From an optimization exercise on the open Yosys and OpenROAD flow, aimed at small area and a short achievable clock period; shortcuts taken in it are not production practice. The RTL was checked by simulation tests, not by an equivalence proof against the original design.

[flow/config.mk]
export PLATFORM = sky130hd
export DESIGN_NAME = actuator_core
export DESIGN_NICKNAME = actuator_core
export VERILOG_FILES = /design/flow/design.v
export SDC_FILE = /design/flow/constraint.sdc
export NUM_CORES = 4
export LEC_CHECK = 0
export CAP_MARGIN = 20
export CORE_MARGIN = 2
export CORE_UTILIZATION = 40
export SLEW_MARGIN = 20
[flow/run.sh]
#!/bin/bash
# synth_recipe.tcl (not shown) runs the flow's synth.tcl, then flattens the netlist and writes it again
# the make line also repeats each setting of config.mk as NAME=value (left out here)
make -C /OpenROAD-flow-scripts/flow DESIGN_CONFIG=/design/flow/config.mk WORK_HOME=/design/flow/orfs CLKGATE_MAP_FILE= SYNTH_SCRIPT=/design/flow/synth_recipe.tcl finish
[flow/constraint.sdc]
create_clock -name core_clock -period 8.5 [get_ports {clk_368}]
set_input_delay 1.7000 -clock core_clock [delete_from_list [all_inputs] [get_ports {clk_368}]]
set_output_delay 1.7000 -clock core_clock [all_outputs]
set_load 0.01 [all_outputs]
[flow/design.v]
module actuator_core #(parameter INT_WIDTH = 6,
                                 FRACT_WIDTH = 12,
                                 DATA_WIDTH = INT_WIDTH + FRACT_WIDTH)
                                (input wire clk_368,
                                 input wire rst_n,
                                 input wire signed [ DATA_WIDTH-1 : 0 ] in_r,
                                 input wire signed [ DATA_WIDTH-1 : 0 ] in_i,
                                 input wire signed [ DATA_WIDTH-1 : 0 ] a10_r,
                                 input wire signed [ DATA_WIDTH-1 : 0 ] a10_i,
                                 input wire signed [ DATA_WIDTH-1 : 0 ] a30_r,
                                 input wire signed [ DATA_WIDTH-1 : 0 ] a30_i,
                                 input wire signed [ DATA_WIDTH-1 : 0 ] a50_r,
                                 input wire signed [ DATA_WIDTH-1 : 0 ] a50_i,
                                 output reg signed [ DATA_WIDTH-1 : 0 ] out_r,
                                 output reg signed [ DATA_WIDTH-1 : 0 ] out_i);
   wire signed [ 2*DATA_WIDTH-1 : 0 ] xin_r, xin_i;
   wire signed [ DATA_WIDTH-1 : 0 ] xin_trunc_r, xin_trunc_i;
   wire signed [ DATA_WIDTH-1 : 0 ] abs_squared;
   wire signed [ 2*DATA_WIDTH-1 : 0 ] abs_pwr_four;
   wire signed [ DATA_WIDTH-1 : 0 ] abs_pwr_four_trunc;
   wire signed [ 2*DATA_WIDTH-1 : 0 ] half_mul1_r;
   wire signed [ DATA_WIDTH-1 : 0 ] half_mul1_trunc_r;
   wire signed [ 2*DATA_WIDTH-1 : 0 ] half_mul1_i;
   wire signed [ DATA_WIDTH-1 : 0 ] half_mul1_trunc_i;
   wire signed [ DATA_WIDTH-1 : 0 ] add1_r;
   wire signed [ DATA_WIDTH-1 : 0 ] add1_i;
   wire signed [ 2*DATA_WIDTH-1 : 0 ] half_mul2_r;
   wire signed [ DATA_WIDTH-1 : 0 ] half_mul2_trunc_r;
   wire signed [ 2*DATA_WIDTH-1 : 0 ] half_mul2_i;
   wire signed [ DATA_WIDTH-1 : 0 ] half_mul2_trunc_i;
   wire signed [ DATA_WIDTH-1 : 0 ] add2_r;
   wire signed [ DATA_WIDTH-1 : 0 ] add2_i;
   wire signed [ 2*DATA_WIDTH-1 : 0 ] mul1;
   wire signed [ DATA_WIDTH-1 : 0 ] mul1_trunc;
   wire signed [ 2*DATA_WIDTH-1 : 0 ] mul2;
   wire signed [ DATA_WIDTH-1 : 0 ] mul2_trunc;
   wire signed [ 2*DATA_WIDTH-1 : 0 ] mul3;
   wire signed [ DATA_WIDTH-1 : 0 ] mul3_trunc;
   wire signed [ 2*DATA_WIDTH-1 : 0 ] mul4;
   wire signed [ DATA_WIDTH-1 : 0 ] mul4_trunc;
   reg signed [ DATA_WIDTH-1 : 0 ] in_r_reg1, in_i_reg1, in_r_reg2, in_i_reg2, in_r_reg3, in_i_reg3, in_r_reg4, in_i_reg4;
   wire signed [ DATA_WIDTH-1 : 0 ] out_r_comb, out_i_comb;
   reg signed [ DATA_WIDTH-1 : 0 ] a10_r_reg1, a10_i_reg1, a10_r_reg2, a10_i_reg2, a10_r_reg3, a10_i_reg3;
   reg signed [ DATA_WIDTH-1 : 0 ] a30_r_reg1, a30_i_reg1, a30_r_reg2, a30_i_reg2;
   reg signed [ DATA_WIDTH-1 : 0 ] a50_r_reg1, a50_i_reg1, a50_r_reg2, a50_i_reg2, a50_r_reg3, a50_i_reg3;
   reg signed [ DATA_WIDTH-1 : 0 ] abs_squared_reg;
   reg signed [ DATA_WIDTH-1 : 0 ] half_mul1_trunc_r_reg, half_mul1_trunc_i_reg;
   reg signed [ DATA_WIDTH-1 : 0 ] abs_pwr_four_trunc_reg;
   reg signed [ DATA_WIDTH-1 : 0 ] add1_r_reg, add1_i_reg;
   reg signed [ DATA_WIDTH-1 : 0 ] half_mul2_trunc_r_reg, half_mul2_trunc_i_reg;
   reg signed [ DATA_WIDTH-1 : 0 ] add2_r_reg;
   reg signed [ DATA_WIDTH-1 : 0 ] add2_i_reg;
   reg signed [ DATA_WIDTH-1 : 0 ] in_r_reg5, in_i_reg5;
   always@( posedge clk_368 or negedge rst_n )
   begin
      if ( !rst_n )
      begin
         in_r_reg1              <= 'd0;
         in_i_reg1              <= 'd0;
         in_r_reg2              <= 'd0;
         in_i_reg2              <= 'd0;
         in_r_reg3              <= 'd0;
         in_i_reg3              <= 'd0;
         in_r_reg4              <= 'd0;
         in_i_reg4              <= 'd0;
         out_r                  <= 'd0;
         out_i                  <= 'd0;
         a10_r_reg1             <= 'd0;
         a10_i_reg1             <= 'd0;
         a10_r_reg2             <= 'd0;
         a10_i_reg2             <= 'd0;
         a10_r_reg3             <= 'd0;
         a10_i_reg3             <= 'd0;
         a30_r_reg1             <= 'd0;
         a30_i_reg1             <= 'd0;
         a30_r_reg2             <= 'd0;
         a30_i_reg2             <= 'd0;
         a50_r_reg1             <= 'd0;
         a50_i_reg1             <= 'd0;
         a50_r_reg2             <= 'd0;
         a50_i_reg2             <= 'd0;
         a50_r_reg3             <= 'd0;
         a50_i_reg3             <= 'd0;
         abs_squared_reg        <= 'd0;
         half_mul1_trunc_r_reg  <= 'd0;
         half_mul1_trunc_i_reg  <= 'd0;
         abs_pwr_four_trunc_reg <= 'd0;
         add1_r_reg             <= 'd0;
         add1_i_reg             <= 'd0;
         half_mul2_trunc_r_reg  <= 'd0;
         half_mul2_trunc_i_reg  <= 'd0;
         add2_r_reg             <= 'd0;
         add2_i_reg             <= 'd0;
         in_r_reg5              <= 'd0;
         in_i_reg5              <= 'd0;
      end
      else
      begin
            in_r_reg1              <= in_r;
            in_i_reg1              <= in_i;
            in_r_reg2              <= in_r_reg1;
            in_i_reg2              <= in_i_reg1;
            in_r_reg3              <= in_r_reg2;
            in_i_reg3              <= in_i_reg2;
            in_r_reg4              <= in_r_reg3;
            in_i_reg4              <= in_i_reg3;
            out_r                  <= out_r_comb;
            out_i                  <= out_i_comb;
            a10_r_reg1             <= a10_r;
            a10_i_reg1             <= a10_i;
            a10_r_reg2             <= a10_r_reg1;
            a10_i_reg2             <= a10_i_reg1;
            a10_r_reg3             <= a10_r_reg2;
            a10_i_reg3             <= a10_i_reg2;
            a30_r_reg1             <= a30_r;
            a30_i_reg1             <= a30_i;
            a30_r_reg2             <= a30_r_reg1;
            a30_i_reg2             <= a30_i_reg1;
            a50_r_reg1             <= a50_r;
            a50_i_reg1             <= a50_i;
            a50_r_reg2             <= a50_r_reg1;
            a50_i_reg2             <= a50_i_reg1;
            a50_r_reg3             <= a50_r_reg2;
            a50_i_reg3             <= a50_i_reg2;
            abs_squared_reg        <= abs_squared;
            half_mul1_trunc_r_reg  <= half_mul1_trunc_r;
            half_mul1_trunc_i_reg  <= half_mul1_trunc_i;
            abs_pwr_four_trunc_reg <= abs_pwr_four_trunc;
            add1_r_reg             <= add1_r;
            add1_i_reg             <= add1_i;
            half_mul2_trunc_r_reg  <= half_mul2_trunc_r;
            half_mul2_trunc_i_reg  <= half_mul2_trunc_i;
            add2_r_reg             <= add2_r;
            add2_i_reg             <= add2_i;
            in_r_reg5              <= in_r_reg4;
            in_i_reg5              <= in_i_reg4;
      end
   end
   assign xin_r       = in_r_reg1 * in_r_reg1;
   assign xin_trunc_r = xin_r >> ( FRACT_WIDTH );
   assign xin_i       = in_i_reg1 * in_i_reg1;
   assign xin_trunc_i = xin_i >> ( FRACT_WIDTH );
   assign abs_squared = xin_trunc_r + xin_trunc_i;
   assign abs_pwr_four       = abs_squared_reg * abs_squared_reg;
   assign abs_pwr_four_trunc = abs_pwr_four >> ( FRACT_WIDTH );
   assign half_mul1_r       = abs_squared_reg * a30_r_reg2;
   assign half_mul1_trunc_r = half_mul1_r >> ( FRACT_WIDTH );
   assign half_mul1_i       = abs_squared_reg * a30_i_reg2;
   assign half_mul1_trunc_i = half_mul1_i >> ( FRACT_WIDTH );
   assign add1_r = half_mul1_trunc_r_reg + a10_r_reg3;
   assign add1_i = half_mul1_trunc_i_reg + a10_i_reg3;
   assign half_mul2_r       = abs_pwr_four_trunc_reg * a50_r_reg3;
   assign half_mul2_trunc_r = half_mul2_r >> ( FRACT_WIDTH );
   assign half_mul2_i       = abs_pwr_four_trunc_reg * a50_i_reg3;
   assign half_mul2_trunc_i = half_mul2_i >> ( FRACT_WIDTH );
   assign add2_r = half_mul2_trunc_r_reg + add1_r_reg;
   assign add2_i = half_mul2_trunc_i_reg + add1_i_reg;
   assign mul1       = add2_r_reg * in_r_reg5;
   assign mul1_trunc = mul1 >> ( FRACT_WIDTH );
   assign mul2       = add2_i_reg * in_i_reg5;
   assign mul2_trunc = mul2 >> ( FRACT_WIDTH );
   assign mul3       = add2_r_reg * in_i_reg5;
   assign mul3_trunc = mul3 >> ( FRACT_WIDTH );
   assign mul4       = add2_i_reg * in_r_reg5;
   assign mul4_trunc = mul4 >> ( FRACT_WIDTH );
   assign out_r_comb = mul1_trunc - mul2_trunc;
   assign out_i_comb = mul3_trunc + mul4_trunc;
endmodule
==> images/power_grid.png <==
Pins as bars on the die edge.
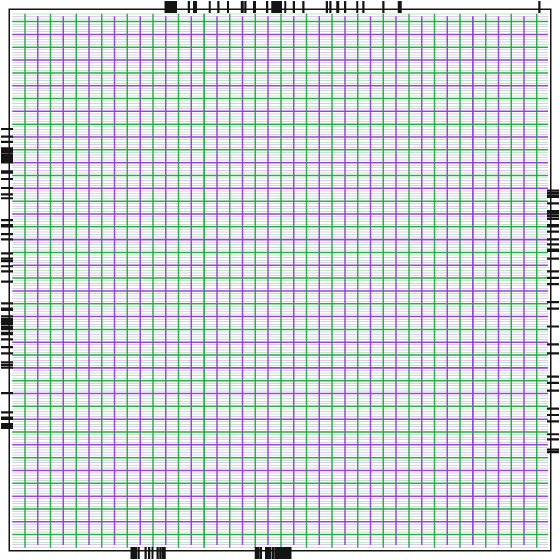
legend:
  green:
    net: VSS
  purple:
    net: VDD
met4 straps: 41
met1 rails: 209
signal pins: 182
rows: 208
DIE WIDTH: 572.6 microns
overall die height: 572.6 microns

==> images/io_fan.png <==
The bar under the picture is 200 microns long.
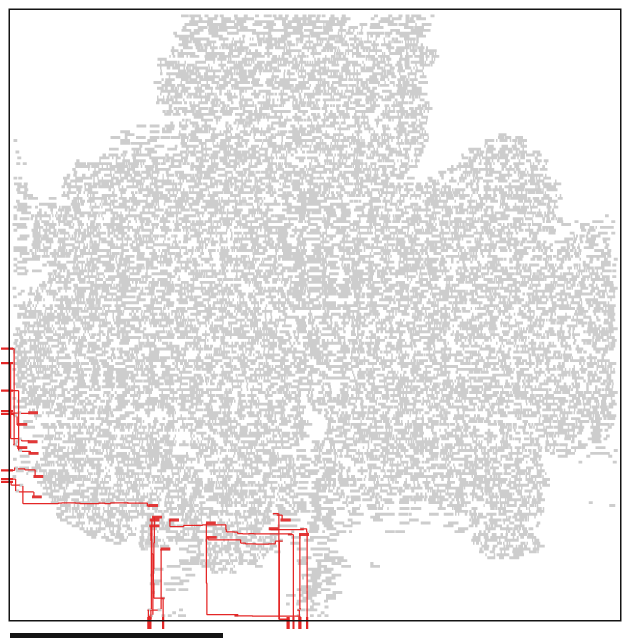
legend:
  red:
    port: in_i
    bits: 18
    direction: input
    end_cells: 18
    buffers: 18
    wire: 1,760 microns
number of ports placed on the die boundary: 182
Buffers on Ports: 181

==> images/io_placement.png <==
The bar under the picture is 200 microns long. Pins as bars across the die edge, other pins in gray.
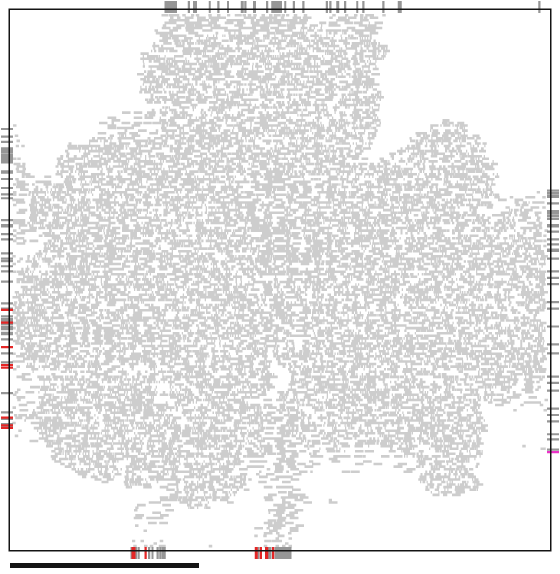
legend:
  red:
    port: in_i
    pins: 18
    direction: input
    edge: 10 bottom, 8 left
  magenta:
    port: rst_n
    pins: 1
    direction: input
    edge: right

==> images/worst_path.png <==
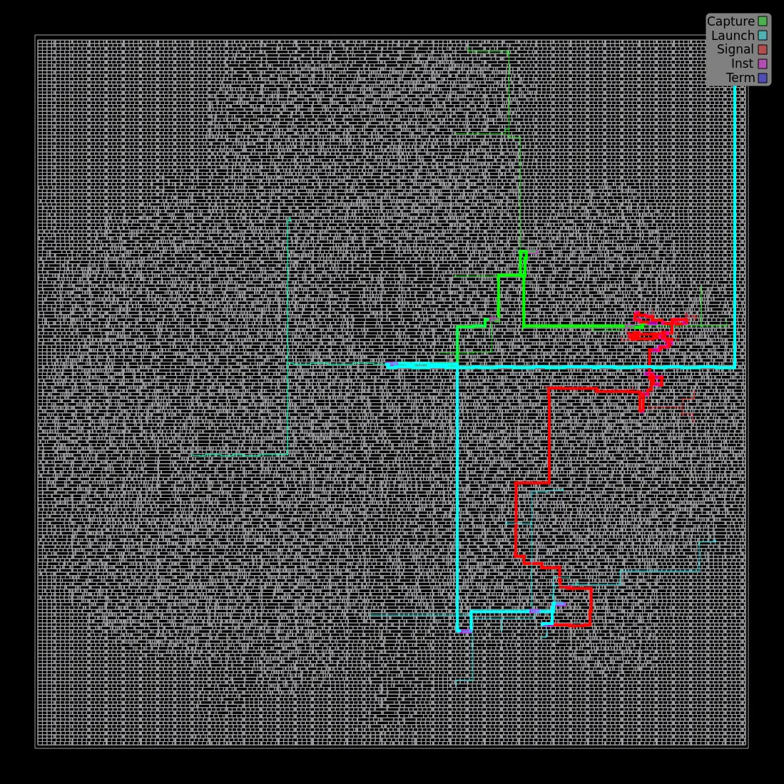
core occupancy in the finished layout: 43.64%
final period demand of the worst path: 8098 ps
setup ws final: 401.9 ps
final std cells w/o fill: 17,693

==> images/clocks.png <==
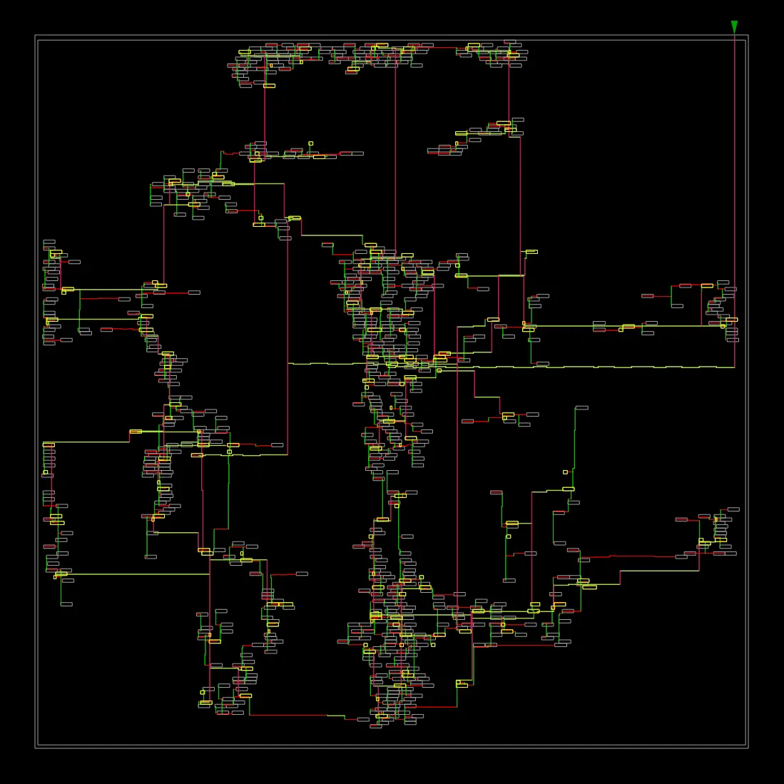
Layout Skew: 65.96 ps
cts bufs inserted: 94
total number of sequential cells: 684

==> run notes <==
The flow ran to the end and the layout has no timing, DRC or antenna violations. The adder-cell share of the synthesized area was 55.71%. Broken down by cell family, the worst path's largest delay share belongs to adder cells. Global routing consumed, on the met3 layer, 2.559% of the routing resources.

The share of the cycle needed by the critical path after routing is 95.27%. Counting distinct cell types in the post-synthesis netlist gives 73. Together, buffers and inverters on the worst path number 5. Counting every net in the synthesized netlist gives 17,424.

The top cell types in the final layout, fill and taps aside, are inv_1, fa_1, nand2_1. The floorplan has 208 rows. The tools report the detailed-placement wirelength estimate as 270,600 microns.

The main combinational cell family by area after synthesis was adder cells. The number of antenna violations at the first check in global routing was 34; the global-route wire length before repair was 528,400 microns. Relative to the synthesized area, the layout overhead comes to 8.458%. The capturing point of the worst reg2reg path was out_r[17]$_DFF_PN0_. Worst reg2reg path startpoint: in_i_reg5[7]$_DFF_PN0_.

Met1 routing resource usage after global routing: 28.19%. The library cell used most frequently in the layout, excluding fill and tap cells, is inv_1. After clock tree synthesis, the clock-pin slew on the worst setup and hold paths is 70 ps. Of the total synthesized cell area, the portion taken by AND, OR, NAND and NOR gates is 13.18%. The synthesized design contains 0 enable-type register cells.

In this run the number of cells on the critical path is 29. The clock network takes up 2.211% of total cell area after layout. The worst hold path terminates at a10_i_reg3[1]$_DFF_PN0_. The logs give 21 for the antenna diode count and 4,305 for the tapcell count. Adding up every negative setup slack in the final design gives 0 ps. The number of hold buffers added after cts was 0. The cell sitting at the root of the clock tree is a clkbuf_16. In this run the worst setup path begins at in_i_reg5[7]$_DFF_PN0_. The logs give 92,742 for the number of global-route vias before repair and 17,170 microns for the detailed route wirelength on metal3. The filler cells instantiated in the layout total 31,041. Dividing the detail-routed via count by the number of cells gives 4.767.

The number of buffers other than clock buffers in the final layout works out to 471. The tools report the multi-input gate count as 8,520. The cell depth of the worst min-delay path was 0.

For the number of cells after detailed placement, the log shows 17,505. At the end of the flow, the number of nets in the layout was 17,432. The finished cells cover 140,300 sq um.

In this design, the critical path's most frequently occurring cell is fa_1. The multi-input gate share of total cell area was 69.08%. The worst setup path is launched from a flip-flop. TritonCTS built the clock tree. The run gives 96,900 sq um as the area of the multi-input gates. Setup repair after global routing left no endpoint under its margin. The async set-reset flop share out of synthesis came out at 100.0%. The first routing iteration left 4,547 violations. Global routing finished with a remaining overflow of 0. The placement-stage cell area was 137,000 sq um. The cell class ranked first by area is multi-input combinational cells. The most instantiated flip-flop cell in the synthesis netlist was dfrtp_1.

The tools report the sequential-to-total area share from yosys stat as 13.24%. Number of logic inverters in the finished layout: 3,525. The startpoint identified for the worst hold timing path is a10_i_reg2[1]$_DFF_PN0_.

For the required time reported for the critical path endpoint, the log shows 9180 ps. The xor-xnor portion of the synthesized cell area came out at 3.261%. Global routing's busiest layer: met2. For met2 alone, demand over resource in global routing was 35.14%.

Count of pins over their slew limit: 0. The mean instance size in the synthesized netlist is 9.732 sq um, and the count of warnings emitted by yosys is 1. The remaining number of nets flagged by the antenna check after routing came out at 0. The tool flagged a number of max-cap violations equal to 0.

For the slack of the worst reg-to-reg path, the log shows 400 ps. Dividing the detail-routed wire length by the instance count gives 18.39 microns. The first TritonRoute pass finished after 6 iterations.

At the end of routability-driven placement, the weighted congestion stood at 0.8787. In this run the post-CTS setup repair buffer count came out at 0. The routed design has 325,400 microns of wire. For this run, the slowest stage of the critical path takes 520 ps.

Signal routing reaches up to met5. The worst pin sits at a relative slew slack of 25.30%. The initial utilization of the core area, before any placement, comes to 40.24%. The largest total area in the synthesized netlist belongs to fa_1.

The tools report the number of hold-slack violations in the final timing report as 0. The multiplexer fraction of the synthesized cell area is 0.05708%. The worst setup path is of the flip-flop to flip-flop kind. The routed design uses 157,100 microns of met2 wire.

The layout has 113 clock buffers. The logs give 17,170 sq um for the combined flip-flop and latch cell area and 8770 ps for the critical path arrival. The flip-flop and latch share of the layout cell area is 12.24%. Global routing used 20.92% of the available tracks. The floorplan step defined a die boundary enclosing 327,900 sq um. Cell at the slowest stage of the critical path: fa_1. After synthesis the netlist holds a flip-flop and latch count of 684. The portion of synthesized cell area occupied by the leading cell type came out at 45.62%. The mapped cell area is 129,300 sq um, and the cell count of the worst reg-to-reg path is 29. The tools report the clock sink count as 684. The number of cells produced by synthesis was 13,288.

Capturing instance or port of the critical path: out_r[17]$_DFF_PN0_. The tightest min-delay check is of the flip-flop to flip-flop type. The critical-path maximum fanout is 20, and the core footprint is 321,400 sq um.

==> what the ideal ports hide <==
No port has a modelled driver above. Below, the same layout with a new extraction and two added sets of constraints.
Step 1 assumes that a clkbuf_16 drives the clock port and a buf_2 every other input.
Step 2, shift: input delay + t, output delay - t, t = (earliest + latest rising clock arrival at the registers) / 2. This alone moves slack from input paths to output paths.
a / b / c = ideal / step 1 / step 2; a / b = the first two.
t, ns: 0.908
slack for setup (ns): 0.402 / 0.402 / 0.402
worst setup path at the end: register to register
worst slew at a driven data input, ns: 0.09
cell pins on the clock port's net: 1
After both steps setup and hold are still met in this run. The setup slack of this run moves by 0.000 ns with the drivers and by 0.000 ns with both steps.
